From an optimization exercise on the open Yosys and OpenROAD flow, aimed at small area, a short achievable clock period and few clock cycles per item; shortcuts taken in it are not production practice. RTL that was checked went through simulation tests only; none was proved equivalent to the original. Not every run is shown, and edits may drop behaviour that the tests do not exercise. Function not checked in run 6: the RTL went through the layout flow alone.

Fig. 1: run 1, metal 2
Drawn at 1 px/micron.
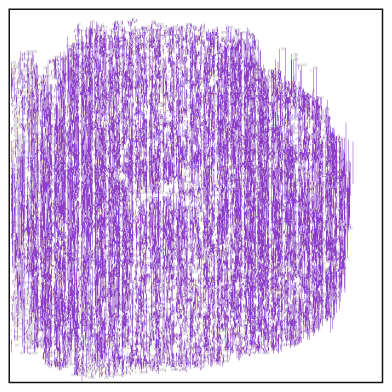
Fig. 2: run 1, placement by cell class
Drawn at 2 px/micron. Fill, decap, tap and diode cells in gray.
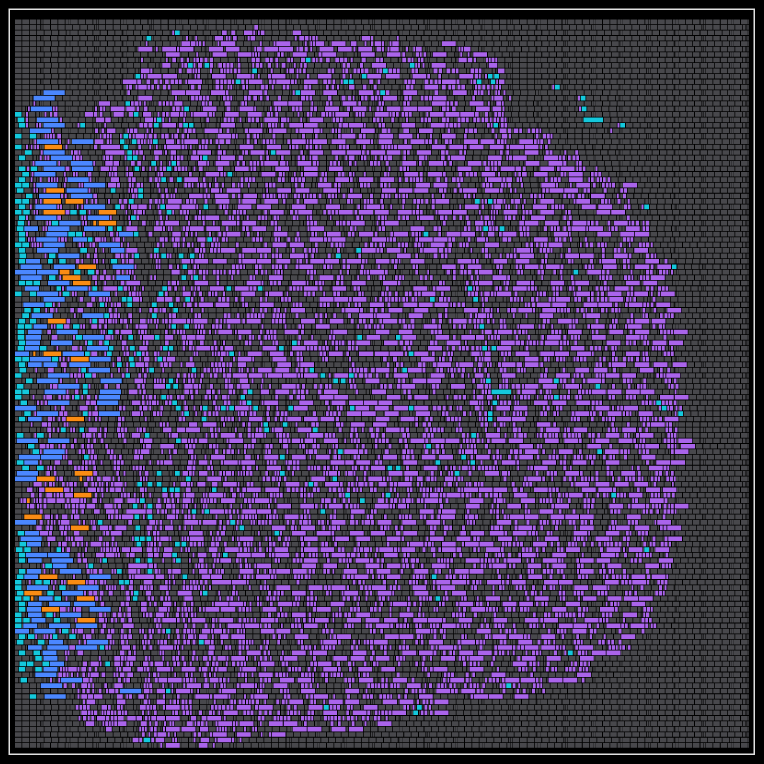
Fig. 3: run 1, where the registers sit
Drawn at 1 px/micron. Other sequential cells in the stronger gray, the rest of the logic in the fainter gray.
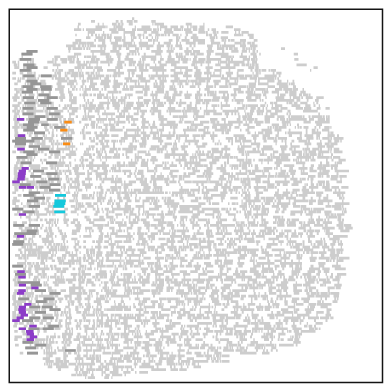
==> design.v <==
module pt_exp(base,exponent,modulus,clk,rst,C,done,done_encrypt);
input wire[31:0] base;
input wire[31:0]exponent;
input wire[31:0]modulus;
input clk;
input rst;
output [31:0] C;
input done;
output done_encrypt;
reg [31:0] C;
reg done_encrypt;
localparam S_IDLE = 3'd0, S_INIT = 3'd1, S_DBL = 3'd2, S_PSQ = 3'd3,
           S_CONV = 3'd4, S_EXP = 3'd5;
reg [2:0]  st;
reg [4:0]  cnt;
reg [31:0] m;
reg [31:0] x;
reg [31:0] e;
wire [31:0] above;
assign above[31] = 1'b0;
genvar gi;
generate for (gi = 30; gi >= 0; gi = gi - 1) begin : g_above
	assign above[gi] = above[gi+1] | m[gi+1];
end endgenerate
wire [31:0] cpow = (~m & above) | 32'd1;
wire        dbl_last = m[5'd31 - cnt];
wire        use_c = (st == S_CONV) || (st == S_EXP && e[0]);
wire [31:0] A = use_c ? C : x;
wire [31:0] B = x;
wire [32:0] BM = {1'b0, B} + {1'b0, m};    
wire [32:0] Bx = {1'b0, B};
wire [32:0] Mx = {1'b0, m};
wire [32:0] ss [0:32];
wire [32:0] sc [0:32];
assign ss[0] = 33'd0;
assign sc[0] = 33'd0;
generate for (gi = 0; gi < 32; gi = gi + 1) begin : g_row
	wire        a  = A[gi];
	wire        q  = ss[gi][0] ^ sc[gi][0] ^ (a & B[0]);
	wire [32:0] X  = a ? (q ? BM : Bx) : (q ? Mx : 33'd0);
	wire [32:0] t  = ss[gi] ^ sc[gi] ^ X;                        
	wire [32:0] cy = (ss[gi] & sc[gi]) | (ss[gi] & X) | (sc[gi] & X);
	assign ss[gi+1] = {1'b0, t[32:1]};
	assign sc[gi+1] = cy;
end endgenerate
wire [32:0] Sf = ss[32] + sc[32];
wire [33:0] D  = {1'b0, Sf} - {2'b00, m};
wire [31:0] P  = D[33] ? Sf[31:0] : D[31:0];
always @(posedge clk)
begin
	m <= modulus;
	if (!rst) begin
		st <= S_IDLE;
		done_encrypt <= 1'b0;
	end else begin
		done_encrypt <= 1'b0;
		case (st)
		S_IDLE: begin
			x   <= base;
			e   <= exponent;
			if (done) st <= S_INIT;
		end
		S_INIT: begin
			C   <= x;
			x   <= {cpow[30:0], 1'b0};
			cnt <= 5'd1;
			st  <= m[31] ? S_PSQ : S_DBL;
			if (m[31]) cnt <= 5'd0;
		end
		S_DBL: begin
			x   <= {x[30:0], 1'b0};
			cnt <= cnt + 5'd1;
			if (dbl_last) begin
				cnt <= 5'd0;
				st  <= S_PSQ;
			end
		end
		S_PSQ: begin
			x   <= P;
			cnt <= cnt + 5'd1;
			if (cnt == 5'd4) st <= S_CONV;
		end
		S_CONV: begin
			x   <= P;
			C   <= 32'd1;
			st  <= S_EXP;
			if (e == 32'd0) begin
				done_encrypt <= 1'b1;
				st <= S_IDLE;
			end
		end
		S_EXP: begin
			if (e[0]) begin
				C    <= P;
				e[0] <= 1'b0;
				if (e[31:1] == 31'd0) begin
					done_encrypt <= 1'b1;
					st <= S_IDLE;
				end
			end else begin
				x <= P;
				e <= {1'b0, e[31:1]};
			end
		end
		default: st <= S_IDLE;
		endcase
	end
end
endmodule
==> run.sh <==
#!/bin/bash
# synth_recipe.tcl (not shown) runs the flow's synth.tcl, then flattens the netlist and writes it again
# the make line also repeats each setting of config.mk as NAME=value (left out here)
make -C /OpenROAD-flow-scripts/flow DESIGN_CONFIG=/design/flow/config.mk WORK_HOME=/design/flow/orfs CLKGATE_MAP_FILE= SYNTH_SCRIPT=/design/flow/synth_recipe.tcl finish
==> config.mk <==
export PLATFORM = sky130hd
export DESIGN_NAME = pt_exp
export DESIGN_NICKNAME = pt_exp
export VERILOG_FILES = /design/flow/design.v
export SDC_FILE = /design/flow/constraint.sdc
export NUM_CORES = 4
export LEC_CHECK = 0
export ABC_AREA = 1
export ABC_CLOCK_PERIOD_IN_PS = 100000
export CAP_MARGIN = 20
export CORE_MARGIN = 2
export CORE_UTILIZATION = 40
export SLEW_MARGIN = 20
==> constraint.sdc <==
create_clock -name core_clock -period 600.0 [get_ports {clk}]
set_input_delay 120.0000 -clock core_clock [delete_from_list [all_inputs] [get_ports {clk}]]
set_output_delay 120.0000 -clock core_clock [all_outputs]
set_load 0.01 [all_outputs]
==> impl_metrics.csv, run 1 <==
group,metric,value,unit
clock_tree,ctsResizeCount,0,
sta,post-route-min-period,121.48,ns
clock_tree,clkLatencyLatePin,0.49,ns
run_status,status,"finished clean",
worst_setup_path,cpMaxStageDelayCell,"sky130_fd_sc_hd__clkdlybuf4s50_1",
sta,fin_worst_skew,0.0193,ns
routing,wire_per_inst,30.5,microns
sta,drv_slew,0,
clock_tree,clock_tree_from_tritoncts,"built",
worst_setup_path,critPathCaptureType,"output pin",
global_route,grt_first_pass_wirelength,401000,microns
floorplanning,initial_utilization,40.4,%
clock_tree,post_cts.repair.setup_buffers,0,
yosys,synth.ff_latch_count,137,
sta,grt_setup_unrepaired,"no",
clock_tree,worst_setup_hold_path_clk_slew,0.07,ns
yosys,netlist.area_leader.share,34.5,%
yosys,mappedNetlistArea,0.0541,sq mm
worst_setup_path,cp_cell_sequence,"clkdlybuf4s50_1",
routing,vias_per_cell,6.70,
routing,route.detailed.drc,0,
sta,hold_ws,0.557,ns
yosys,synth.net_count,8750,
yosys,syn_avg_cell_area,7.16,sq um
worst_hold_path,worst_hold_check_path_type,"reg2reg",
global_route,gr-total-overflow,0,
sta,setup_viol,0,
yosys,syn_inst,7559,
place,dp_cells,8935,
layout,fin_nets,8387,
place,dp.final_hpwl,189000,microns
sta,finalCritPeriodShare,20.2,%
yosys,synth_flop_cell,"sky130_fd_sc_hd__edfxtp_1",
routing,detailroute.wirelength.met2,108000,microns
worst_setup_path,worst_r2r_endpoint,"C[23]",
clock_tree,cts_hold_repair.buffers,0,
clock_tree,max_clock_buf_depth,3,
worst_hold_path,hold_path_startpoint,"e[18]",
sta,setup_tns,0,ns
routing,antenna_violating_nets_left,0,
worst_hold_path,timing.hold.worst_path_depth,2,
Testbench counts for the RTL of run 1, summed over its fixed seeds: cycles 17,926, ops 320.
Back to the opening pictures, Fig. 1:
- share of all routed wire: 39%
- longest straight run: 142 microns
- nets with wire on the layer: 6,281
met2 Usage GRT: 54.1%
wirelength, routed: 274,000 microns
total number of vias: 60,172

Back to the opening pictures, Fig. 2:
- purple: combinational and other logic (cells 6,641; share of their area 86%)
- cyan: remaining buffers and delay cells (cells 391; share of their area 6.0%)
- orange: clock drivers and dummy loads (cells 32; share of their area 1.3%)
- blue: sequential cells (cells 137; share of their area 6.8%)
Final Cell Area: 0.0575 sq mm
placeable core region: 0.134 sq mm
sequential cell area share: 6.53%
Layout Utilization: 43.0%

Back to the opening pictures, Fig. 3:
- cyan: cnt (placed flops 5; where left middle)
- purple: m (placed flops 32)
- orange: st (placed flops 3)
register area: 0.00375 sq mm

==> run 1: cell families after synthesis <==
logic type / synth area share (%)
AOI/OAI and AO/OA: 31.4
xor gates and xnor gates: 1.31
adders and majority gates: 38.2
buffers and inverters: 9.99
DFF: 6.94
muxes: 0.0185
and+or+nand+nor: 12.1
==> run 1: Yosys cell counts, types with 17 or more instances <==
cell                        count
sky130_fd_sc_hd__o22ai_1       79
sky130_fd_sc_hd__o21bai_1      23
sky130_fd_sc_hd__inv_2         33
sky130_fd_sc_hd__nand3_1      143
sky130_fd_sc_hd__nor2_1       806
sky130_fd_sc_hd__fa_1         933
sky130_fd_sc_hd__buf_1         34
sky130_fd_sc_hd__inv_1        574
sky130_fd_sc_hd__a21oi_1      347
sky130_fd_sc_hd__xor2_1        45
sky130_fd_sc_hd__o2111ai_1     23
sky130_fd_sc_hd__edfxtp_1     101
sky130_fd_sc_hd__nor2_2        29
sky130_fd_sc_hd__nand2_1      559
sky130_fd_sc_hd__nand2_2       17
sky130_fd_sc_hd__ha_1         159
sky130_fd_sc_hd__o311ai_0      23
sky130_fd_sc_hd__a31oi_1      147
sky130_fd_sc_hd__o211ai_1      38
sky130_fd_sc_hd__o21ai_0     2468
sky130_fd_sc_hd__xnor2_1       36
sky130_fd_sc_hd__o21ai_1       33
sky130_fd_sc_hd__dfxtp_1       36
sky130_fd_sc_hd__clkbuf_1     723
==> run 1: cell type report <==
| cell class | count | share of cell area, % |
|---|---|---|
| Antenna cell | 13 | 0.0566 |
| Tap cell | 1768 | 3.85 |
| Multi-Input combinational cell | 6022 | 78.6 |
| Clock buffer | 27 | 1.12 |
| Sequential cell | 137 | 6.53 |
| Clock inverter | 5 | 0.0871 |
| Timing Repair Buffer | 391 | 5.75 |
| Inverter | 619 | 4.04 |
==> run 1: per-stage QoR <==
| step | area (sq um) |
|---|---|
| floorplan | 54100 |
| global placement | 56700 |
| detailed placement | 56700 |
| CTS | 57400 |
| global route | 57500 |
| finish | 57500 |
==> run 1: per-layer routing <==
metal	vias up	GRT usage, %
li1	24741	-
met1	28575	50.4
met2	5636	54.1
met3	1210	14.1
met4	10	27.6
met5	-	0
==> run 1: how the worst max path moves through the flow <==
stage          from     to  slack (ns)  cells past startpoint
4_1_cts        C[0]   C[0]      478.53                      1
3_3_place_gp    rst  C[17]      478.23                      4
3_5_place_dp    rst  C[17]      478.24                      4
6_report       C[0]   C[0]      478.52                      1
5_1_grt        C[2]   C[2]      478.51                      1
2_1_floorplan   rst   C[0]      477.00                      2
==> run 1: flip-flops by register name, summed over array words and instances, names as in the netlist <==
name	flops
C	32
cnt	5
done_encrypt	1
e	32
m	32
st	3
x	32
==> run 1: placed cells by master (no fill, tap or decap), drive strengths merged, types with 2 or more instances in the layout <==
cell type	instances
o21ai	2504
fa	933
nor2	836
inv	606
nand2	578
a21oi	348
buf	260
ha	159
nand3	156
a31oi	147
clkdlybuf4s50	131
edfxtp	101
o22ai	79
xor2	45
o211ai	38
dfxtp	36
xnor2	36
clkbuf	27
o21bai	24
o311ai	24
o2111ai	23
clkinv	17
o21a	15
diode	13
nor3	13
a31o	10
or2	10
a211oi	9
nand4	8
nor4	7
a21o	6
o31ai	5
o32ai	3
and2	2
--- run 2 (diff from run 1) ---
--- a/design.v
+++ b/design.v
@@ -27,7 +27,14 @@
 wire        use_c = (st == S_CONV) || (st == S_EXP && e[0]);
 wire [31:0] A = use_c ? C : x;
 wire [31:0] B = x;
-wire [32:0] BM = {1'b0, B} + {1'b0, m};    
+wire [32:0] BM;          
+wire [32:0] bmc;
+assign bmc[0] = 1'b0;
+generate for (gi = 0; gi < 32; gi = gi + 1) begin : g_bm
+	assign BM[gi]    = B[gi] ^ m[gi] ^ bmc[gi];
+	assign bmc[gi+1] = (B[gi] & m[gi]) | (B[gi] & bmc[gi]) | (m[gi] & bmc[gi]);
+end endgenerate
+assign BM[32] = bmc[32];
 wire [32:0] Bx = {1'b0, B};
 wire [32:0] Mx = {1'b0, m};
 wire [32:0] ss [0:32];
@@ -37,7 +44,14 @@
 generate for (gi = 0; gi < 32; gi = gi + 1) begin : g_row
 	wire        a  = A[gi];
 	wire        q  = ss[gi][0] ^ sc[gi][0] ^ (a & B[0]);
-	wire [32:0] X  = a ? (q ? BM : Bx) : (q ? Mx : 33'd0);
+	reg  [32:0] X;
+	always @*
+		case ({a, q})
+		2'b10:   X = Bx;
+		2'b01:   X = Mx;
+		2'b11:   X = BM;
+		default: X = 33'd0;
+		endcase
 	wire [32:0] t  = ss[gi] ^ sc[gi] ^ X;                        
 	wire [32:0] cy = (ss[gi] & sc[gi]) | (ss[gi] & X) | (sc[gi] & X);
 	assign ss[gi+1] = {1'b0, t[32:1]};
--- a/config.mk
+++ b/config.mk
@@ -7,7 +7,7 @@
 export LEC_CHECK = 0
 export ABC_AREA = 1
 export ABC_CLOCK_PERIOD_IN_PS = 100000
-export CAP_MARGIN = 20
+export CAP_MARGIN = 0
 export CORE_MARGIN = 2
 export CORE_UTILIZATION = 40
-export SLEW_MARGIN = 20
+export SLEW_MARGIN = 0
==> run 2 against run 1 <==
  * Still clean
  * Final cell count is 23% lower
  * Utilization rose by 0.31 points
  * First-iteration DRC count decreased by 37%
  * Count of clock-buffer cells in the layout down 10
  * Area after synthesis is 14% lower
  * Wire length is 26% lower
  * Fmax about the same
  * Via count shrank 24%
  * Worst hold slack improved by 0.014 ns
  * Critical endpoint is now C[29]
==> impl_metrics.csv, run 2 <==
group,metric,value,unit
yosys,synth.net_count,6746,
clock_tree,post_cts.repair.setup_buffers,0,
worst_setup_path,launch_point_of_the_worst_path,"C[29]",
run_status,status,"finished clean",
yosys,mappedNetlistArea,0.0467,sq mm
worst_hold_path,worst_hold_check_path_type,"reg2reg",
layout,leading_cell_type_in_the_layout_fill_and_taps_excluded,"sky130_fd_sc_hd__fa_1",
routing,wire_per_inst,29.2,microns
routing,route.vias.total,45608,
floorplanning,initial_utilization,40.3,%
routing,route.detailed.drc,0,
layout,fin_nets,6555,
routing,detailroute.wirelength.met2,84700,microns
yosys,synth_flop_cell,"sky130_fd_sc_hd__edfxtp_1",
sta,drv_slew,0,
clock_tree,clkLatencyLatePin,0.55,ns
global_route,grt_first_pass_wirelength,304000,microns
sta,finalCritPeriodShare,20.2,%
yosys,syn_avg_cell_area,8.41,sq um
floorplanning,core_area,0.116,sq mm
yosys,netlist_top_cells_count,"963 x sky130_fd_sc_hd__fa_1, 731 x sky130_fd_sc_hd__nand2_1, 633 x sky130_fd_sc_hd__a21oi_1",
global_route,gr-total-overflow,0,
sta,setup_tns,0,ns
clock_tree,cts_hold_repair.buffers,0,
Testbench counts for the RTL of run 2, summed over its fixed seeds: cycles 17,926, ops 320.
-- run 2: cell count changes in the layout (fill, tap and decap cells not counted), sizes merged, moves of 23 or more --
cell and delta:
fa +30, nand3 -61, nand2 +161, inv +44, a221oi +40, o211ai -34
nor2 -605, o21ai -2369, a31oi -142, o311ai -23, o22ai +533, o221ai +396
ha -31, a21oi +285
-- run 2: final cells by class --
| class | instances | area [sq um] |
|---|---|---|
| Multi-Input combinational cell | 4159 | 38300 |
| Inverter | 673 | 2530 |
| Sequential cell | 137 | 3750 |
| Tap cell | 1524 | 1910 |
| Clock inverter | 15 | 176 |
| Timing Repair Buffer | 377 | 3160 |
| Clock buffer | 17 | 425 |
| Antenna cell | 4 | 10.0 |
| Fill cell | 11474 | 65800 |
-- run 2: worst register-to-register path: cells and delay by family, from the launching register on --
family / cells / cell delay (ns)
adder cells (fa/ha/maj): 61 / 24.26
buffers and inverters: 98 / 18.19
AND/OR/NAND/NOR: 116 / 17.98
AO/OA/AOI/OAI: 47 / 12.24
XOR/XNOR: 5 / 1.23
flip-flops: 1 / 0.38
-- run 2: metrics by stage --
stage / utilization [%] / instance area (sq um) / cells / setup WS (ns)
after CTS: 43.3 / 50200 / 6902 / 478.48
after global routing: 43.3 / 50200 / 6902 / 478.46
final: 43.3 / 50200 / 6906 / 478.51
after global placement: 42.8 / 49600 / 6870 / 478.36
after detailed placement: 42.8 / 49600 / 6870 / 478.32
after floorplan: - / 46700 / 5556 / 477.24
-- run 2: layer usage --
layer | track usage, % | vias to the layer above
li1 | - | 19033
met1 | 44.7 | 22555
met2 | 48.9 | 3458
met3 | 10.5 | 560
met4 | 16.9 | 2
met5 | 0 | -
-- run 2: worst max path at each step --
stage	end	slack, ns	cells after the start
after detailed placement	C[26]	478.32	4
after floorplan	C[0]	477.24	2
final	C[29]	478.51	1
after global placement	C[10]	478.36	4
after CTS	C[29]	478.48	1
after global routing	C[29]	478.46	1
-- run 2: cell families after synthesis --
logic type / after synthesis / synth area share [%]
XOR/XNOR: 63 / 1.18
AND/OR/NAND/NOR: 1109 / 9.83
AO/OA/AOI/OAI: 1896 / 26.0
adder cells (fa/ha/maj): 1091 / 44.7
flip-flops: 137 / 8.04
buffers and inverters: 1260 / 10.2
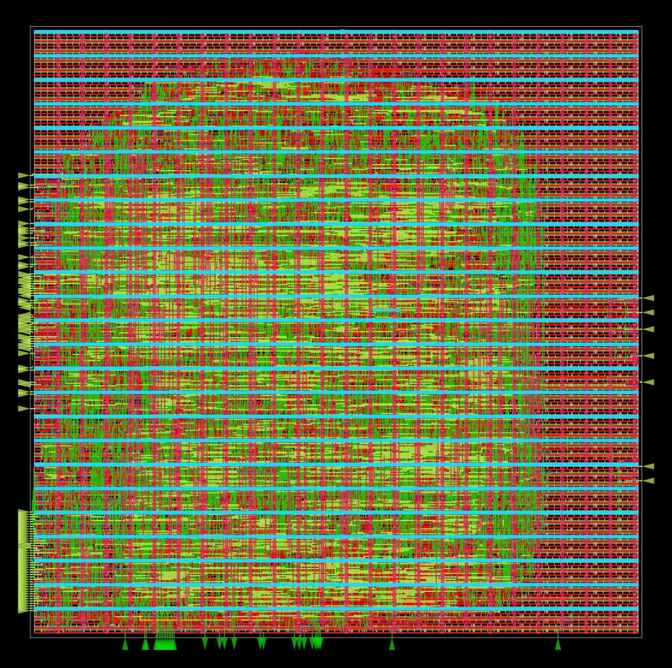
Fig. 4. Final layout (run 2).
Die ar.: 0.120 sq mm
width of the die: 346 microns

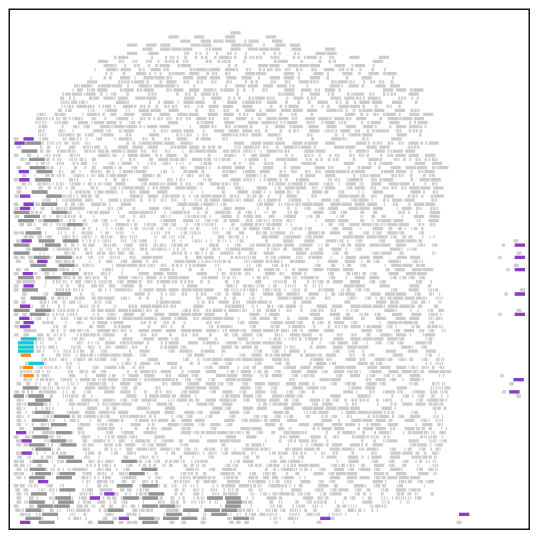
Fig. 5. Where the registers sit (run 2).
Drawn at 1.5 px/micron. Other sequential cells in the stronger gray, the rest of the logic in the fainter gray.
- purple: m (placed flops 32; where widely spread)
- cyan: cnt (placed flops 5)
- orange: st (placed flops 3)
- not colored: 97
register area: 0.00375 sq mm
sequential cell area share: 7.47%

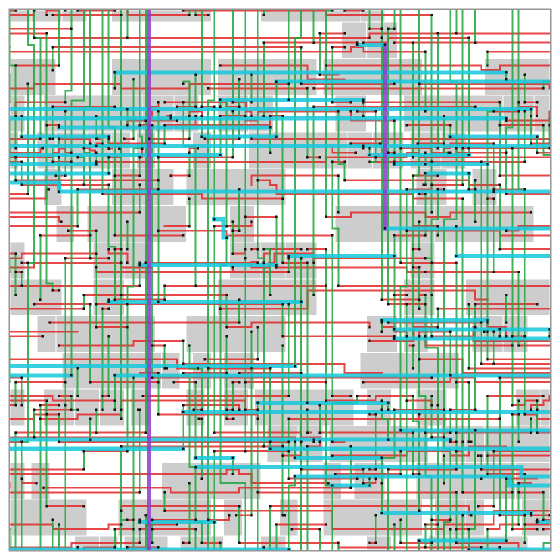
Fig. 6. Layout detail (run 2).
Window x 153 to 193, y 222 to 262 microns. Cells in gray, sequential cells in the stronger gray; small squares are vias.
- green: metal 2
- red: metal 1
- purple: metal 4
- cyan: metal 3
- cells with their middle in the window: 91
- sequential cells in the window: 0
- most frequent: fa_1 (25), o22ai_1 (24), a21oi_1 (23)

--- run 3 (diff from run 2) ---
--- a/config.mk
+++ b/config.mk
@@ -9,5 +9,5 @@
 export ABC_CLOCK_PERIOD_IN_PS = 100000
 export CAP_MARGIN = 0
 export CORE_MARGIN = 2
-export CORE_UTILIZATION = 40
+export CORE_UTILIZATION = 65
 export SLEW_MARGIN = 0
==> run 3 against run 2 <==
  * Still clean on timing, DRC and antenna
  * Sequential cell count did not move
  * Worst hold slack improved by 0.025 ns
  * Sequential share of layout area up 0.13 points
  * Global-route usage rose by 18 points
  * Clock skew shrank 0.0083 ns
  * Cell area shrank 1.7%
  * Register-to-register slack barely moved
  * Fmax decreased by 0.59%
  * Critical endpoint is now C[15]
==> impl_metrics.csv, run 3 <==
group,metric,value,unit
yosys,netlist.area_leader.share,41.3,%
layout,most-common-layout-cells,"963 x sky130_fd_sc_hd__fa_1, 731 x sky130_fd_sc_hd__nand2_1, 626 x sky130_fd_sc_hd__a21oi_1, 612 x sky130_fd_sc_hd__o22ai_1, 596 x sky130_fd_sc_hd__inv_1",
worst_hold_path,worst_hold_check_path_type,"reg2reg",
yosys,fraction_of_the_mapped_netlist_area_in_compound_gates,26.0,%
clock_tree,cts_hold_repair.buffers,0,
routing,route.detailed.drc,0,
global_route,gr-total-overflow,0,
sta,fin_worst_skew,0.0414,ns
sta,finalCritPeriodShare,20.4,%
routing,wire_per_inst,30.0,microns
routing,vias_per_cell,7.40,
yosys,netlist_top_cells_count,"963 x sky130_fd_sc_hd__fa_1, 731 x sky130_fd_sc_hd__nand2_1, 633 x sky130_fd_sc_hd__a21oi_1",
yosys,post_synth_mux_area_share,0,%
clock_tree,max_clock_buf_depth,2,
sta,drv_slew,0,
clock_tree,clkLatencyLatePin,0.51,ns
yosys,synth_most_common_cell,"sky130_fd_sc_hd__fa_1",
run_status,status,"finished clean",
floorplanning,initial_utilization,65.5,%
place,dp.final_hpwl,144000,microns
sta,setup_tns,0,ns
clock_tree,post_cts.repair.setup_buffers,0,
sta,hold_ws,0.596,ns
layout,leading_cell_type_in_the_layout_fill_and_taps_excluded,"sky130_fd_sc_hd__fa_1",
clock_tree,ctsResizeCount,0,
==> run 3: cell counts after synthesis <==
No cell type changed its count.
==> run 3: routing by layer <==
metal,global-route usage [%],vias to the layer above,wire (microns)
met4,28.9,4,13200
met1,68.0,22272,65100
li1,-,18988,-
met2,71.8,4549,76600
met3,22.1,850,34100
met5,1.28,-,155
==> run 3: worst paths after layout <==
kind / endpoint / startpoint / depth (start not counted) / slack, ns
worst min register to register: done_encrypt / e[0] / 1 / 0.60
worst max-delay path: C[15] / rst / 4 / 477.79
worst min-delay path: done_encrypt / e[0] / 1 / 0.60
worst max register to register: C[11] / st[2] / 331 / 525.32
==> run 3: kinds of logic after synthesis <==
family,Yosys count
flip-flops,137
buffers and inverters,1260
AO/OA/AOI/OAI,1896
adder cells (fa/ha/maj),1091
AND/OR/NAND/NOR,1109
XOR/XNOR,63
==> run 3: worst max-delay path: stages <==
cell and delay, ns:
sky130_fd_sc_hd__clkdlybuf4s50_1 0.60, sky130_fd_sc_hd__inv_1 0.16, sky130_fd_sc_hd__nor3_2 1.13, sky130_fd_sc_hd__buf_4 0.46
==> run 3: metrics by stage <==
stage          area [sq um]  instances
2_1_floorplan         46700       5556
3_3_place_gp          48700       6276
3_5_place_dp          48700       6276
4_1_cts               49400       6308
5_1_grt               49400       6308
6_report              49400       6309
==> run 3: cell type report <==
cell class | instances | area [sq um]
Multi-Input combinational cell | 4159 | 38300
Fill cell | 5965 | 22000
Sequential cell | 137 | 3750
Timing Repair Buffer | 357 | 3010
Inverter | 673 | 2530
Tap cell | 950 | 1190
Clock buffer | 17 | 425
Clock inverter | 15 | 199
Antenna cell | 1 | 2.50
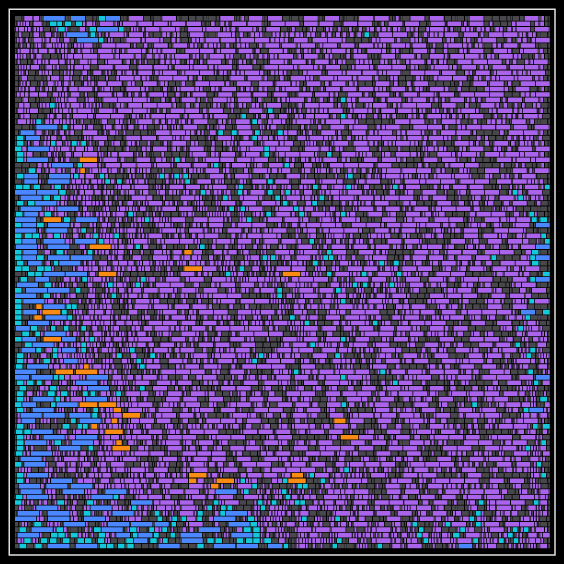
Fig. 7. Placement by cell class (run 3).
Drawn at 2 px/micron. Fill, decap, tap and diode cells in gray.
- cyan: remaining buffers and delay cells (cells 357; share of their area 6.2%)
- purple: combinational and other logic (cells 4,832; share of their area 85%)
- blue: sequential cells (cells 137; share of their area 7.8%)
- orange: clock drivers and dummy loads (cells 32; share of their area 1.3%)
Final Cell Area: 0.0494 sq mm
placeable core region: 0.0714 sq mm

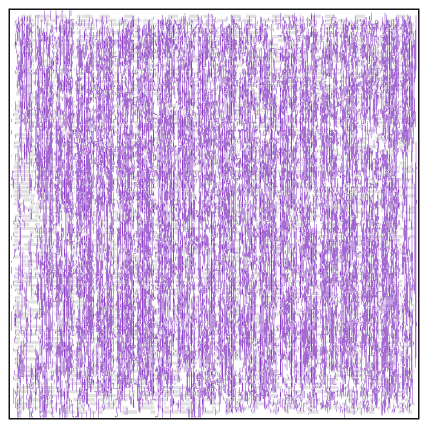
Fig. 8. Metal 2 (run 3).
Drawn at 1.5 px/micron.
- nets with wire on the layer: 5,269
- share of all routed wire: 41%
- main direction: vertical
- longest straight run: 144 microns
- wire length on this layer: 76.6 mm
total number of vias: 46,663
wirelength, routed: 189,000 microns
met2 Usage GRT: 71.8%

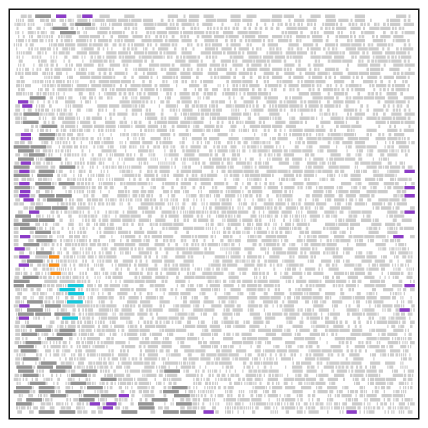
Fig. 9. Where the registers sit (run 3).
Drawn at 1.5 px/micron. Other sequential cells in the stronger gray, the rest of the logic in the fainter gray.
- orange: st (placed flops 3)
- cyan: cnt (placed flops 5)
- purple: m (placed flops 32; where widely spread)
- not colored: 97
sequential cell area share: 7.60%
Layout Utilization: 69.2%

--- run 4 (diff from run 3) ---
--- a/config.mk
+++ b/config.mk
@@ -7,7 +7,7 @@
 export LEC_CHECK = 0
 export ABC_AREA = 1
 export ABC_CLOCK_PERIOD_IN_PS = 100000
-export CAP_MARGIN = 0
+export CAP_MARGIN = 20
 export CORE_MARGIN = 2
-export CORE_UTILIZATION = 65
-export SLEW_MARGIN = 0
+export CORE_UTILIZATION = 40
+export SLEW_MARGIN = 20
==> run 4 against run 3 <==
  * Highest routed layer unchanged
  * Critical path depth down 3
  * Setup slack better by 0.72 ns
  * Utilization is 26 points lower
  * Synthesized cell count did not move
  * Global-route usage down 18 points
  * Cell area up 1.7%
  * Sequential share of layout area down 0.13 points
  * Still clean on timing, DRC and antenna
  * Count of clock-buffer cells in the layout is the same
  * First-iteration DRC count decreased by 20%
  * Die area increased by 61%
  * Worst hold slack worse by 0.023 ns
==> impl_metrics.csv, run 4 <==
group,metric,value,unit
layout,leading_cell_type_in_the_layout_fill_and_taps_excluded,"sky130_fd_sc_hd__fa_1",
worst_hold_path,worst_hold_check_path_type,"reg2reg",
floorplanning,die_x,346,microns
clock_tree,ctsResizeCount,0,
global_route,gr-total-overflow,0,
sta,post-route-min-period,121.49,ns
routing,antenna_violating_nets_left,0,
clock_tree,worst_setup_hold_path_clk_slew,0.11,ns
sta,drv_slew,0,
floorplanning,core_area,0.116,sq mm
routing,route.detailed.drc,0,
worst_setup_path,max_stage_delay,0.56,ns
floorplanning,initial_utilization,40.3,%
place,detailed_place.area,0.0496,sq mm
worst_setup_path,worst_r2r_endpoint,"C[13]",
yosys,synth.ff_latch_count,137,
yosys,syn_inst,5556,
clock_tree,cts_hold_repair.buffers,0,
layout,most-common-layout-cells,"963 x sky130_fd_sc_hd__fa_1, 731 x sky130_fd_sc_hd__nand2_1, 626 x sky130_fd_sc_hd__a21oi_1, 612 x sky130_fd_sc_hd__o22ai_1, 595 x sky130_fd_sc_hd__inv_1",
yosys,netlist.area_leader.share,41.3,%
layout,fin_nets,6555,
worst_setup_path,crit_family,"buffers and inverters",
worst_setup_path,critPathCaptureType,"output pin",
clock_tree,clkLatencyLatePin,0.54,ns
routing,wire_per_inst,29.2,microns
yosys,syn_avg_cell_area,8.41,sq um
sta,setup_viol,0,
yosys,mappedNetlistArea,0.0467,sq mm
worst_setup_path,reg2reg_from,"x[0]",
floorplanning,floorplan.die_area,0.120,sq mm
yosys,synth_most_common_cell,"sky130_fd_sc_hd__fa_1",
yosys,netlist_top_cells_count,"963 x sky130_fd_sc_hd__fa_1, 731 x sky130_fd_sc_hd__nand2_1, 633 x sky130_fd_sc_hd__a21oi_1",
sta,setup_tns,0,ns
run_status,status,"finished clean",
yosys,synth_flop_cell,"sky130_fd_sc_hd__edfxtp_1",
worst_setup_path,critical_path.n_buffers_inverters,1,
worst_hold_path,timing.hold.worst_path_depth,1,
routing,vias_per_cell,6.59,
-- run 4: cell counts after synthesis --
Identical to the previous run, type by type.
-- run 4: final cells by class --
| class | instances | area, sq um | area share, % |
|---|---|---|---|
| clock buffers | 17 | 425 | 0.847 |
| inverters | 673 | 2530 | 5.03 |
| well taps | 1524 | 1910 | 3.80 |
| flip-flops and latches | 137 | 3750 | 7.47 |
| diodes | 4 | 10.0 | 0.0199 |
| repair buffers | 377 | 3160 | 6.29 |
| clock inverters | 15 | 176 | 0.351 |
| multi-input cells | 4159 | 38300 | 76.2 |
-- run 4: per-layer routing --
metal | share of wire [%] | wire (microns) | global-route usage, %
met4 | 5.8 | 11700 | 16.9
met1 | 38 | 76900 | 44.7
met3 | 14 | 28400 | 10.5
met5 | 0.0064 | 13 | 0
met2 | 42 | 84600 | 48.9
-- run 4: worst max path at each step --
stage	start	slack [ns]	cells past startpoint	to
after floorplan	rst	477.24	2	C[0]
after global placement	rst	478.36	4	C[10]
after detailed placement	rst	478.32	4	C[26]
after CTS	C[29]	478.48	1	C[29]
after global routing	C[29]	478.46	1	C[29]
final	C[29]	478.51	1	C[29]
-- run 4: per-stage QoR --
step / hold slack (ns) / worst slack, ns / cells
final: 0.573 / 478.51 / 6906
after floorplan: 0.500 / 477.24 / 5556
after detailed placement: 0.545 / 478.32 / 6870
after CTS: 0.563 / 478.48 / 6902
after global placement: 0.548 / 478.36 / 6870
after global routing: 0.601 / 478.46 / 6902
-- run 4: cells by family (layout without fill, tap and decap cells) --
kind of cell	Yosys count	count (layout)	synth area share [%]
AO/OA/AOI/OAI	1896	1896	26.0
buffers and inverters	1260	1082	10.2
AND/OR/NAND/NOR	1109	1109	9.83
adder cells (fa/ha/maj)	1091	1091	44.7
flip-flops	137	137	8.04
XOR/XNOR	63	63	1.18
other	0	4	0
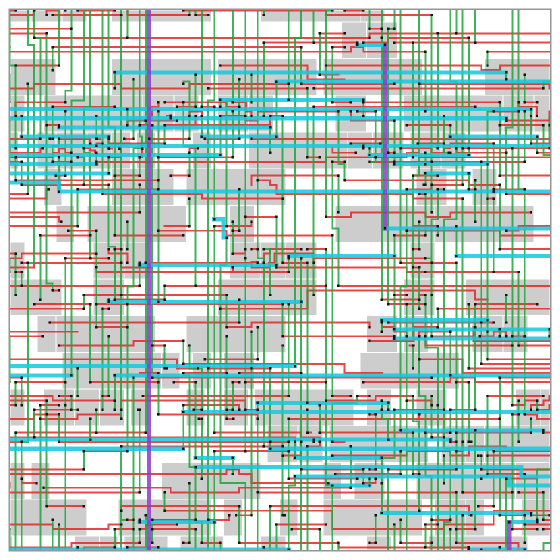
Fig. 10. Layout detail (run 4).
Window x 153 to 193, y 222 to 262 microns. Cells in gray, sequential cells in the stronger gray; small squares are vias.
- green: metal 2
- purple: metal 4
- red: metal 1
- cyan: metal 3
- cells with their middle in the window: 91
- sequential cells in the window: 0
- most frequent: fa_1 (25), o22ai_1 (24), a21oi_1 (23)

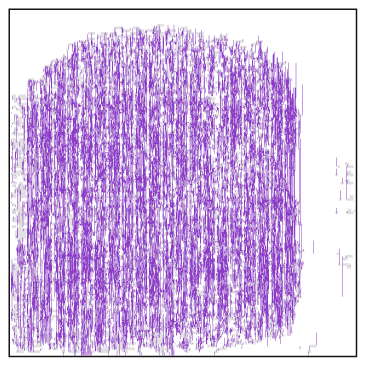
Fig. 11. Metal 2 (run 4).
Drawn at 1 px/micron.
- main direction: vertical
- wire length on this layer: 84.6 mm
- share of all routed wire: 42%
- longest straight run: 114 microns
- nets with wire on the layer: 5,211
wirelength, routed: 202,000 microns
total number of vias: 45,518
met2 Usage GRT: 48.9%

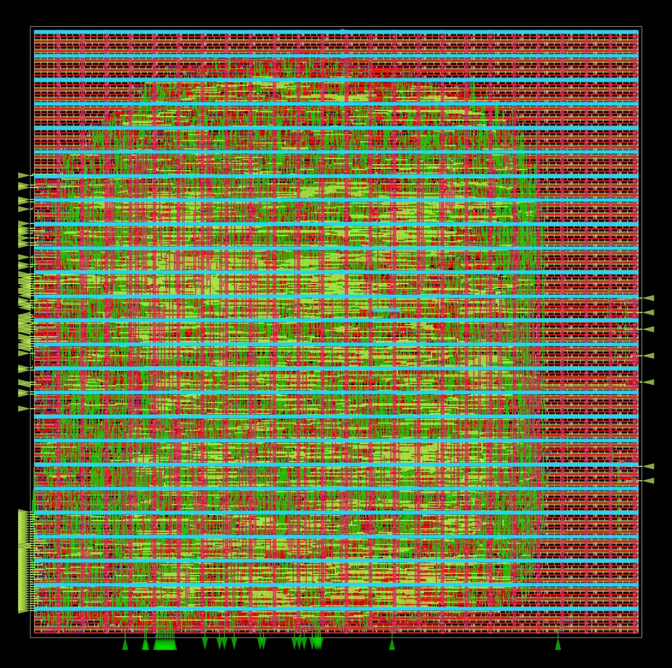
Fig. 12. Final layout (run 4).
final instance count without filler cells: 6,906
Site Rows: 125
Layout Utilization: 43.3%
Final Cell Area: 0.0502 sq mm
count of pins on the block boundary: 132

--- run 5 (diff from run 4) ---
--- a/design.v
+++ b/design.v
@@ -37,29 +37,34 @@
 assign BM[32] = bmc[32];
 wire [32:0] Bx = {1'b0, B};
 wire [32:0] Mx = {1'b0, m};
-wire [32:0] ss [0:32];
-wire [32:0] sc [0:32];
-assign ss[0] = 33'd0;
-assign sc[0] = 33'd0;
+wire [32:0] S [0:32];
+assign S[0] = 33'd0;
 generate for (gi = 0; gi < 32; gi = gi + 1) begin : g_row
 	wire        a  = A[gi];
-	wire        q  = ss[gi][0] ^ sc[gi][0] ^ (a & B[0]);
-	reg  [32:0] X;
-	always @*
-		case ({a, q})
-		2'b10:   X = Bx;
-		2'b01:   X = Mx;
-		2'b11:   X = BM;
-		default: X = 33'd0;
-		endcase
-	wire [32:0] t  = ss[gi] ^ sc[gi] ^ X;                        
-	wire [32:0] cy = (ss[gi] & sc[gi]) | (ss[gi] & X) | (sc[gi] & X);
-	assign ss[gi+1] = {1'b0, t[32:1]};
-	assign sc[gi+1] = cy;
+	wire        q  = S[gi][0] ^ (a & B[0]);
+	wire        s1 = a & ~q;    
+	wire        s2 = ~a & q;    
+	wire        s3 = a & q;     
+	wire [33:0] T;
+	wire [33:0] cy;
+	assign cy[0] = 1'b0;
+	genvar j;
+	for (j = 0; j < 33; j = j + 1) begin : g_b
+		wire xj = (s1 & Bx[j]) | (s2 & Mx[j]) | (s3 & BM[j]);
+		assign {cy[j+1], T[j]} = S[gi][j] + xj + cy[j];
+	end
+	assign T[33] = cy[33];
+	assign S[gi+1] = T[33:1];
 end endgenerate
-wire [32:0] Sf = ss[32] + sc[32];
-wire [33:0] D  = {1'b0, Sf} - {2'b00, m};
-wire [31:0] P  = D[33] ? Sf[31:0] : D[31:0];
+wire [32:0] Sf = S[32];
+wire [32:0] D;
+wire [33:0] dc;
+wire [32:0] nMx = ~Mx;
+assign dc[0] = 1'b1;
+generate for (gi = 0; gi < 33; gi = gi + 1) begin : g_sub
+	assign {dc[gi+1], D[gi]} = Sf[gi] + nMx[gi] + dc[gi];
+end endgenerate
+wire [31:0] P  = dc[33] ? D[31:0] : Sf[31:0];
 always @(posedge clk)
 begin
 	m <= modulus;
==> run 5 against run 4 <==
  * Sequential cell count unchanged
  * Via count fell by 10%
  * Die area down 5.5%
  * Area after synthesis down 5.6%
  * Worst hold slack got worse by 0.025 ns
  * Utilization grew 0.12 points
  * Critical endpoint is now x[25]
  * Largest cell class unchanged
==> impl_metrics.csv, run 5 <==
group,metric,value,unit
worst_setup_path,worst-r2r-setup-slack,522.56,ns
floorplanning,initial_utilization,40.4,%
clock_tree,cts_hold_repair.buffers,0,
place,place_worst_setup_slack,477.94,ns
floorplanning,floorplan.die_area,0.113,sq mm
worst_setup_path,critical_path.most_common_cell,"sky130_fd_sc_hd__inv_1",
floorplanning,floorplan.rows,121,
sta,drv_slew,0,
sta,post-route-min-period,121.61,ns
yosys,mappedNetlistArea,0.0441,sq mm
layout,post_layout_nonfiller_instances,6228,
layout,most-common-layout-cells,"1,053 x sky130_fd_sc_hd__fa_1, 1,014 x sky130_fd_sc_hd__o22ai_1, 948 x sky130_fd_sc_hd__a21oi_1, 299 x sky130_fd_sc_hd__nand2_1, 273 x sky130_fd_sc_hd__inv_1",
yosys,post_synth_mux_area_share,0,%
worst_setup_path,cpMaxStageDelayCell,"sky130_fd_sc_hd__clkdlybuf4s50_1",
layout,fin_nets,5902,
yosys,area_fraction_in_and_or_nand_and_nor_cells_after_synthesis,5.52,%
routing,wire_per_inst,26.9,microns
run_status,status,"finished clean",
yosys,combinational_family_with_the_most_area_after_synthesis,"adder cells",
place,dp.final_hpwl,139000,microns
yosys,synth_most_common_cell,"sky130_fd_sc_hd__fa_1",
floorplanning,core_area,0.109,sq mm
layout,fill_cells,10776,
global_route,grt_first_pass_wirelength,262000,microns
sta,setup_slack,478.39,ns
routing,antenna_violating_nets_left,0,
yosys,synth-adder-area-share,47.9,%
yosys,synth.ff_latch_count,137,
place,detailed_place.area,0.0466,sq mm
clock_tree,post_cts.repair.setup_buffers,0,
Testbench counts for the RTL of run 5, summed over its fixed seeds: cycles 17,926, ops 320.
run 5: cell types whose count changed after synthesis, sizes merged, moves of 60 or more:
cell,delta
nand2,-427
o22ai,+402
o221ai,-373
a21oi,+315
inv,-288
buf,+167
clkbuf,-146
ha,-123
fa,+90
nor2,-71
a31oi,+60
run 5: logic make-up (layout without fill, tap and decap cells):
logic type	count (synthesis)	count (layout)
AO/OA/AOI/OAI	2202	2202
XOR/XNOR	1	1
adder cells (fa/ha/maj)	1058	1058
buffers and inverters	985	793
flip-flops	137	137
other	0	1
AND/OR/NAND/NOR	560	560
run 5: stage by stage:
| step | hold slack [ns] |
|---|---|
| 2_1_floorplan | 0.520 |
| 3_3_place_gp | 0.541 |
| 3_5_place_dp | 0.539 |
| 4_1_cts | 0.547 |
| 5_1_grt | 0.577 |
| 6_report | 0.548 |
run 5: critical path: cells and delay by family:
family | cells | cell delay (ns)
AOI/OAI and AO/OA | 1 | 0.16
buffers and inverters | 4 | 1.47
and+or+nand+nor | 1 | 0.07
run 5: cell type report:
cell class | instances | share of cell area, %
multi-input combinational | 3821 | 76.9
sequential | 137 | 7.92
timing repair buffer | 383 | 6.85
tap | 1476 | 3.90
inverter | 377 | 2.99
clock buffer | 31 | 1.43
clock inverter | 2 | 0.0185
antenna | 1 | 0.00528
run 5: routing by layer:
| layer | vias to the layer above | track usage (%) | part of all wire [%] |
|---|---|---|---|
| li1 | 17242 | - | - |
| met1 | 20755 | 41.5 | 40 |
| met2 | 2497 | 46.4 | 45 |
| met4 | 0 | 10.2 | 4.1 |
| met3 | 349 | 6.55 | 10 |
| met5 | - | 0 | 0 |
run 5: final timing paths:
check                           start     to  cells past startpoint
worst max-delay path              rst  x[25]                      6
worst min-delay path            e[22]  e[21]                      2
worst max register to register  st[2]   x[9]                    303
worst min register to register  e[22]  e[21]                      2
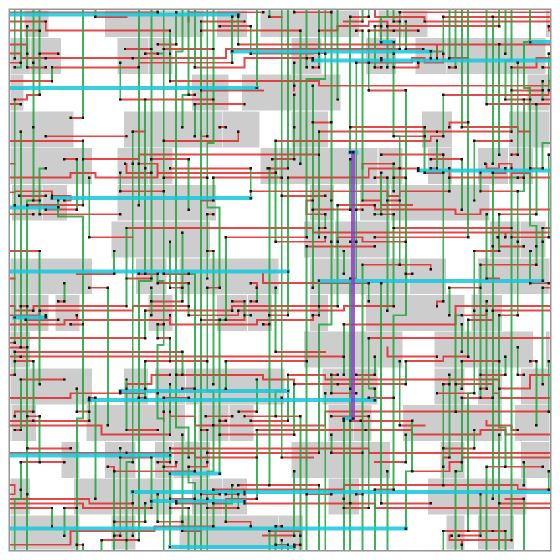
Fig. 13. Layout detail (run 5).
Window x 148 to 188, y 215 to 255 microns. Cells in gray, sequential cells in the stronger gray; small squares are vias.
- red: metal 1
- purple: metal 4
- green: metal 2
- cyan: metal 3
- cells with their middle in the window: 94
- sequential cells in the window: 0
- most frequent: o22ai_1 (27), fa_1 (27), a21oi_1 (25)

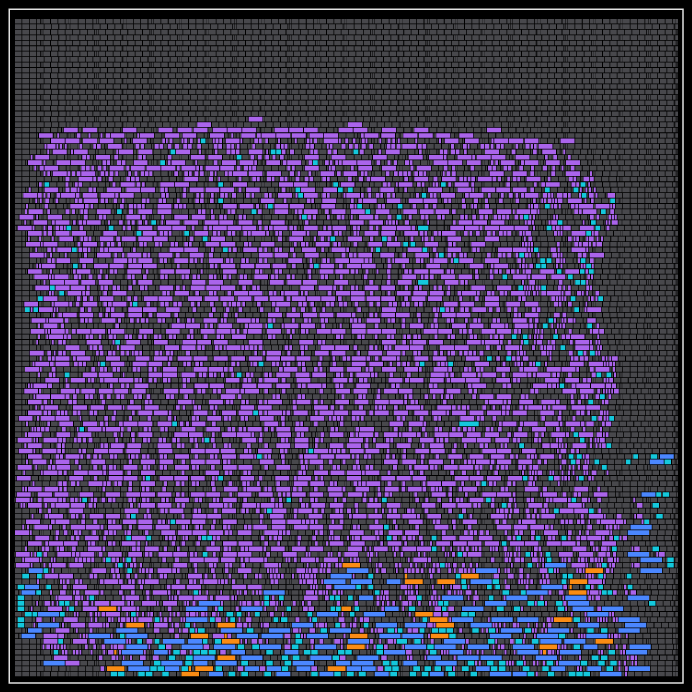
Fig. 14. Placement by cell class (run 5).
Drawn at 2 px/micron. Fill, decap, tap and diode cells in gray.
- purple: combinational and other logic (cells 4,198; share of their area 83%)
- cyan: remaining buffers and delay cells (cells 383; share of their area 7.1%)
- blue: sequential cells (cells 137; share of their area 8.2%)
- orange: clock drivers and dummy loads (cells 33; share of their area 1.5%)
Final Cell Area: 0.0474 sq mm
sequential cell area share: 7.92%
Layout Utilization: 43.4%

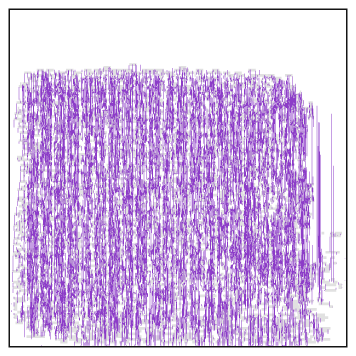
Fig. 15. Metal 2 (run 5).
Drawn at 1 px/micron.
- longest straight run: 174 microns
- share of all routed wire: 45%
wirelength, routed: 167,000 microns
total number of vias: 40,843

--- run 6 (diff from run 5) ---
--- a/design.v
+++ b/design.v
@@ -27,7 +27,7 @@
 wire        use_c = (st == S_CONV) || (st == S_EXP && e[0]);
 wire [31:0] A = use_c ? C : x;
 wire [31:0] B = x;
-wire [32:0] BM;          
+wire [32:0] BM;
 wire [32:0] bmc;
 assign bmc[0] = 1'b0;
 generate for (gi = 0; gi < 32; gi = gi + 1) begin : g_bm
@@ -40,31 +40,28 @@
 wire [32:0] S [0:32];
 assign S[0] = 33'd0;
 generate for (gi = 0; gi < 32; gi = gi + 1) begin : g_row
-	wire        a  = A[gi];
-	wire        q  = S[gi][0] ^ (a & B[0]);
-	wire        s1 = a & ~q;    
-	wire        s2 = ~a & q;    
-	wire        s3 = a & q;     
-	wire [33:0] T;
+	wire a = A[gi];
+	wire q = S[gi][0] ^ (a & B[0]);
+	wire [32:0] X = a ? (q ? BM : Bx) : (q ? Mx : 33'd0);
 	wire [33:0] cy;
-	assign cy[0] = 1'b0;
+	wire [32:0] t;
+	assign cy[1] = S[gi][0];
 	genvar j;
-	for (j = 0; j < 33; j = j + 1) begin : g_b
-		wire xj = (s1 & Bx[j]) | (s2 & Mx[j]) | (s3 & BM[j]);
-		assign {cy[j+1], T[j]} = S[gi][j] + xj + cy[j];
+	for (j = 1; j <= 32; j = j + 1) begin : g_bit
+		assign t[j]    = S[gi][j] ^ X[j] ^ cy[j];
+		assign cy[j+1] = (S[gi][j] & X[j]) | (S[gi][j] & cy[j]) | (X[j] & cy[j]);
 	end
-	assign T[33] = cy[33];
-	assign S[gi+1] = T[33:1];
+	assign S[gi+1] = {cy[33], t[32:1]};
 end endgenerate
 wire [32:0] Sf = S[32];
+wire [33:0] sc;
 wire [32:0] D;
-wire [33:0] dc;
-wire [32:0] nMx = ~Mx;
-assign dc[0] = 1'b1;
+assign sc[0] = 1'b1;
 generate for (gi = 0; gi < 33; gi = gi + 1) begin : g_sub
-	assign {dc[gi+1], D[gi]} = Sf[gi] + nMx[gi] + dc[gi];
+	assign D[gi]    = Sf[gi] ^ ~Mx[gi] ^ sc[gi];
+	assign sc[gi+1] = (Sf[gi] & ~Mx[gi]) | (Sf[gi] & sc[gi]) | (~Mx[gi] & sc[gi]);
 end endgenerate
-wire [31:0] P  = dc[33] ? D[31:0] : Sf[31:0];
+wire [31:0] P = sc[33] ? D[31:0] : Sf[31:0];
 always @(posedge clk)
 begin
 	m <= modulus;
@@ -74,13 +71,12 @@
 	end else begin
 		done_encrypt <= 1'b0;
 		case (st)
-		S_IDLE: begin
-			x   <= base;
+		S_IDLE: if (done) begin
+			C   <= base;
 			e   <= exponent;
-			if (done) st <= S_INIT;
+			st  <= S_INIT;
 		end
 		S_INIT: begin
-			C   <= x;
 			x   <= {cpow[30:0], 1'b0};
 			cnt <= 5'd1;
 			st  <= m[31] ? S_PSQ : S_DBL;
--- a/config.mk
+++ b/config.mk
@@ -5,8 +5,6 @@
 export SDC_FILE = /design/flow/constraint.sdc
 export NUM_CORES = 4
 export LEC_CHECK = 0
-export ABC_AREA = 1
-export ABC_CLOCK_PERIOD_IN_PS = 100000
 export CAP_MARGIN = 20
 export CORE_MARGIN = 2
 export CORE_UTILIZATION = 40
==> run 6 against run 5 <==
  * Worst hold slack improved by 0.033 ns
  * Sequential share of layout area fell by 0.58 points
  * Still clean on timing, DRC and antenna
  * Synthesized cell count is 15% higher
  * Highest routed layer unchanged
==> impl_metrics.csv, run 6 <==
group,metric,value,unit
run_status,status,"finished clean",
worst_setup_path,launch_point_of_the_worst_path,"C[0]",
worst_hold_path,timing.hold.worst_path_depth,1,
yosys,netlist_top_cells_count,"1,068 x sky130_fd_sc_hd__nand2_1, 1,053 x sky130_fd_sc_hd__fa_1, 963 x sky130_fd_sc_hd__o21ai_0",
sta,fin_worst_skew,0.0105,ns
worst_hold_path,worst_hold_check_path_type,"reg2reg",
clock_tree,ctsResizeCount,0,
clock_tree,cts_hold_repair.buffers,0,
routing,vias_per_cell,6.04,
yosys,syn_avg_cell_area,8.53,sq um
sta,post-route-min-period,121.44,ns
sta,hold_ws,0.582,ns
yosys,synth.ff_latch_count,137,
place,dp.final_hpwl,120000,microns
clock_tree,post_cts.repair.setup_buffers,0,
floorplanning,die_x,351,microns
layout,diodes,0,
worst_setup_path,reg2reg_from,"st[2]",
worst_hold_path,hold_path_startpoint,"e[3]",
global_route,grt_first_pass_wirelength,255000,microns
yosys,synth_flop_cell,"sky130_fd_sc_hd__edfxtp_1",
routing,antenna_violating_nets_left,0,
sta,setup_tns,0,ns
run 6: cells by family after synthesis:
family / after synthesis / share of synthesized area [%]
and+or+nand+nor: 1269 / 10.3
muxes: 121 / 2.86
AOI/OAI and AO/OA: 2031 / 26.6
buffers and inverters: 1013 / 8.14
xor gates and xnor gates: 35 / 0.635
adders and majority gates: 1057 / 43.8
DFF: 137 / 7.77
run 6: area by class of cell:
type                    count  area, sq um
clock buffers              19          475
flip-flops and latches    137         3770
fillers                 11835        68400
clock inverters            13          131
well taps                1612         2020
multi-input cells        4513        41300
inverters                 255          957
repair buffers            325         2770
run 6: per-stage QoR:
step / instance area [sq um] / setup slack [ns]
2_1_floorplan: 48300 / 476.93
3_3_place_gp: 50800 / 478.30
3_5_place_dp: 50800 / 478.22
4_1_cts: 51400 / 478.54
5_1_grt: 51400 / 478.52
6_report: 51400 / 478.56
run 6: worst paths after layout:
path | end | slack, ns
setup / recovery | C[0] | 478.56
hold reg to reg | e[2] | 0.58
hold / removal | e[2] | 0.58
setup reg to reg | x[2] | 528.94
run 6: per-layer routing:
metal  track usage (%)  up-vias  part of all wire (%)
met5                 0        -                     0
met3              2.92      270                   6.8
met1              35.1    20939                    40
met4              7.17        0                   3.1
li1                  -    18570                     -
met2              44.0     1734                    50
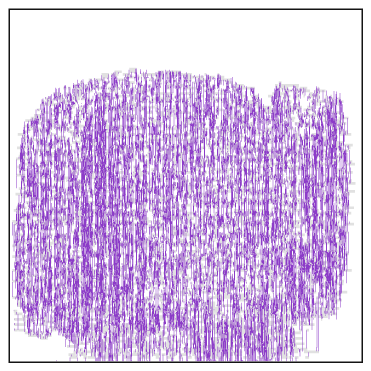
Fig. 16. Metal 2 (run 6).
Drawn at 1 px/micron.
- main direction: vertical
- wire length on this layer: 77.5 mm
- share of all routed wire: 50%
- nets with wire on the layer: 4,933
met2 Usage GRT: 44.0%
wirelength, routed: 156,000 microns
total number of vias: 41,513

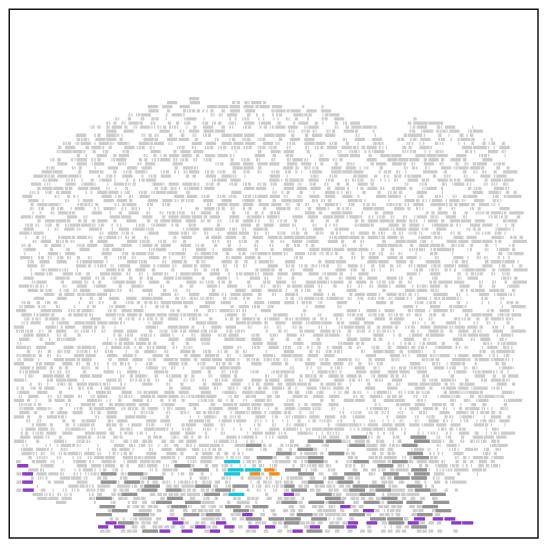
Fig. 17. Where the registers sit (run 6).
Drawn at 1.5 px/micron. Other sequential cells in the stronger gray, the rest of the logic in the fainter gray.
- purple: m (placed flops 32; where a horizontal strip, bottom)
- cyan: cnt (placed flops 5; where bottom middle)
- orange: st (placed flops 3)
- not colored: 97
sequential cell area share: 7.34%

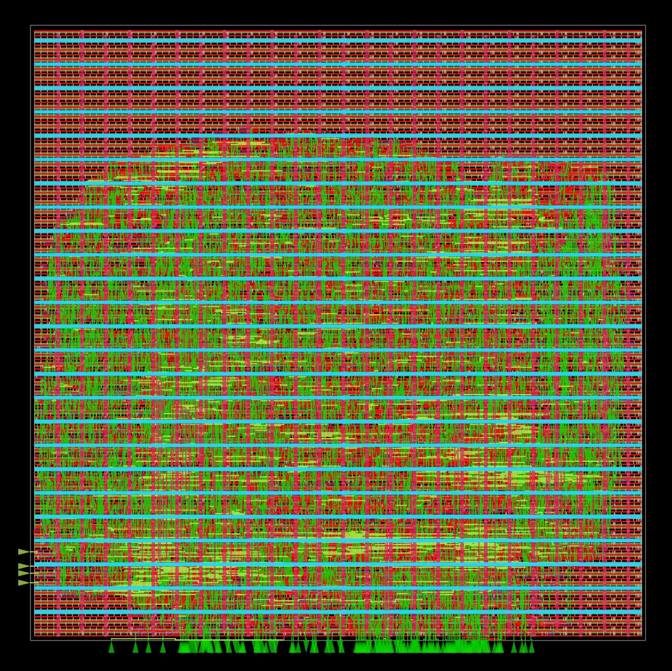
Fig. 18. Final layout (run 6).
final instance count without filler cells: 6,874
Final Cell Area: 0.0514 sq mm
die height: 351 microns


==> notes/layouts.md <==
Pictures saved along the way, in no particular order.

Final layout.
Plate I
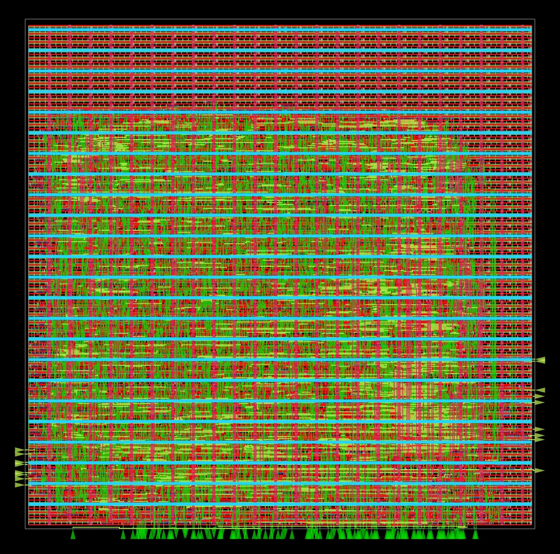
Plate II
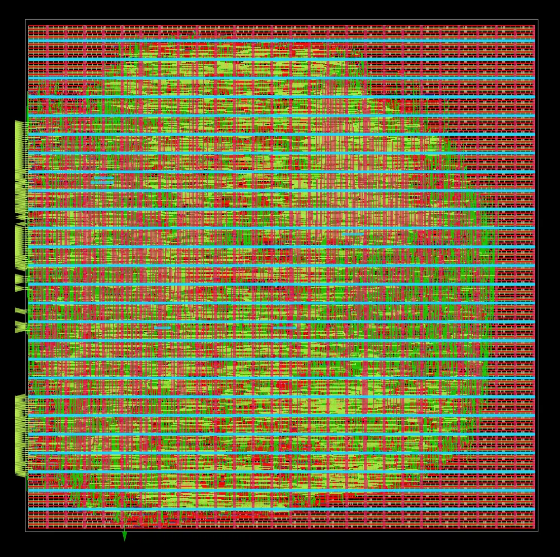
Plate III
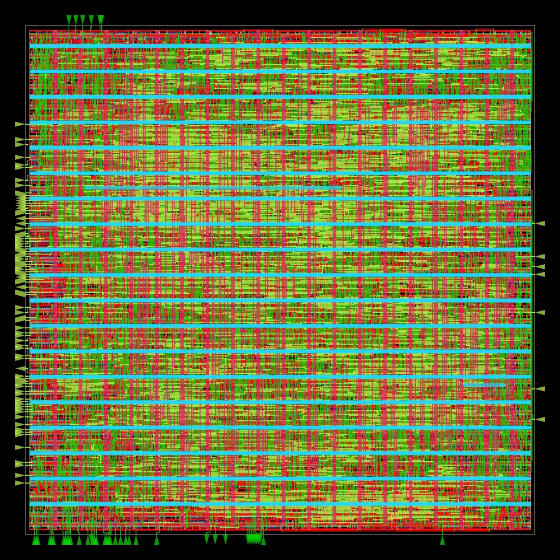
The one with the most wire is Plate II.
The one with the smallest die is Plate III.
Plate II -> run 1
Plate I -> run 5
Plate III -> run 3


==> screenshots <==
Layout detail.
image #1
Window x 156 to 196, y 226 to 266 microns. Cells in gray, sequential cells in the stronger gray; small squares are vias.
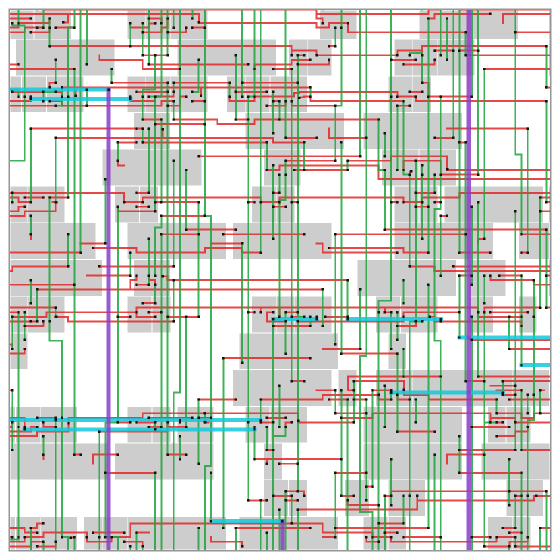
image #2
Window x 116 to 156, y 170 to 210 microns. Cells in gray, sequential cells in the stronger gray; small squares are vias.
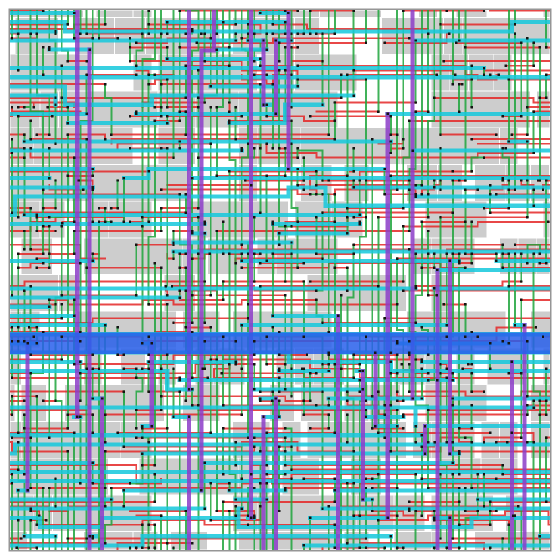
image #3
Window x 166 to 206, y 240 to 280 microns. Cells in gray, sequential cells in the stronger gray; small squares are vias.
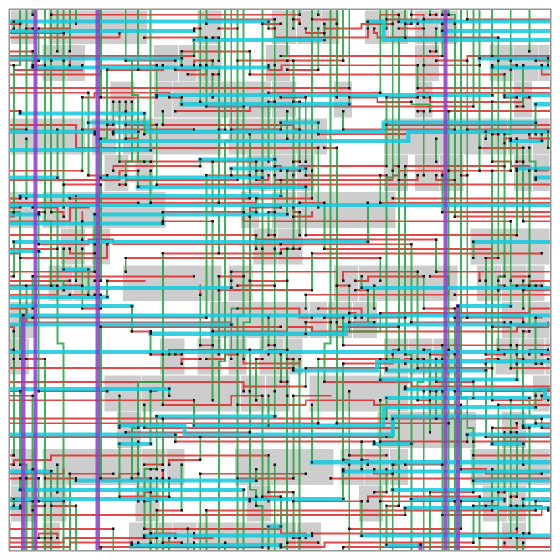
| picture | from |
|---|---|
| image #3 | run 1 |
| image #2 | run 3 |
| image #1 | run 6 |

Key to image #2:
- purple: metal 4
- green: metal 2
- cyan: metal 3
- red: metal 1
- blue: metal 5
- sequential cells in the window: 0
- cells with their middle in the window: 130
- most frequent: fa_1 (26), inv_1 (19), o22ai_1 (18)

-- static timing again, ports no longer ideal --
The results above use ideal ports. As a check the final layouts listed here were re-extracted and re-timed, cells and wires unchanged. Step 1, drivers: a clkbuf_16 drives clk and a buf_2 each remaining input, both assumed. Step 2 also shifts input and output timing later by t, the mid clock arrival at the registers, as if the neighbouring blocks saw the same clock. Three values: ideal, step 1, step 2; two values: the first two.
run | t (ns) | setup WS [ns] | worst setup path at the end | clock arrival spread, ns | worst data-port slew with drivers (ns)
run 1 | 0.516 | 478.520 / 478.481 / 478.160 | input to register | 0.020 / 0.020 | 0.07
run 2 | 0.599 | 478.512 / 478.433 / 478.260 | input to register | 0.050 / 0.049 | 0.06
run 3 | 0.550 | 477.791 / 477.831 / 477.281 | input to register | 0.041 / 0.042 | 0.05
run 4 | 0.599 | 478.514 / 478.435 / 478.283 | input to register | 0.049 / 0.049 | 0.06
run 5 | 0.530 | 478.386 / 478.409 / 477.880 | input to register | 0.025 / 0.025 | 0.05
run 6 | 0.463 | 478.562 / 478.525 / 478.187 | input to register | 0.012 / 0.012 | 0.06
After both steps every run listed still meets setup and hold. The setup slack of run 3, which loses most, moves by +0.040 ns with the drivers and by -0.510 ns with both steps.
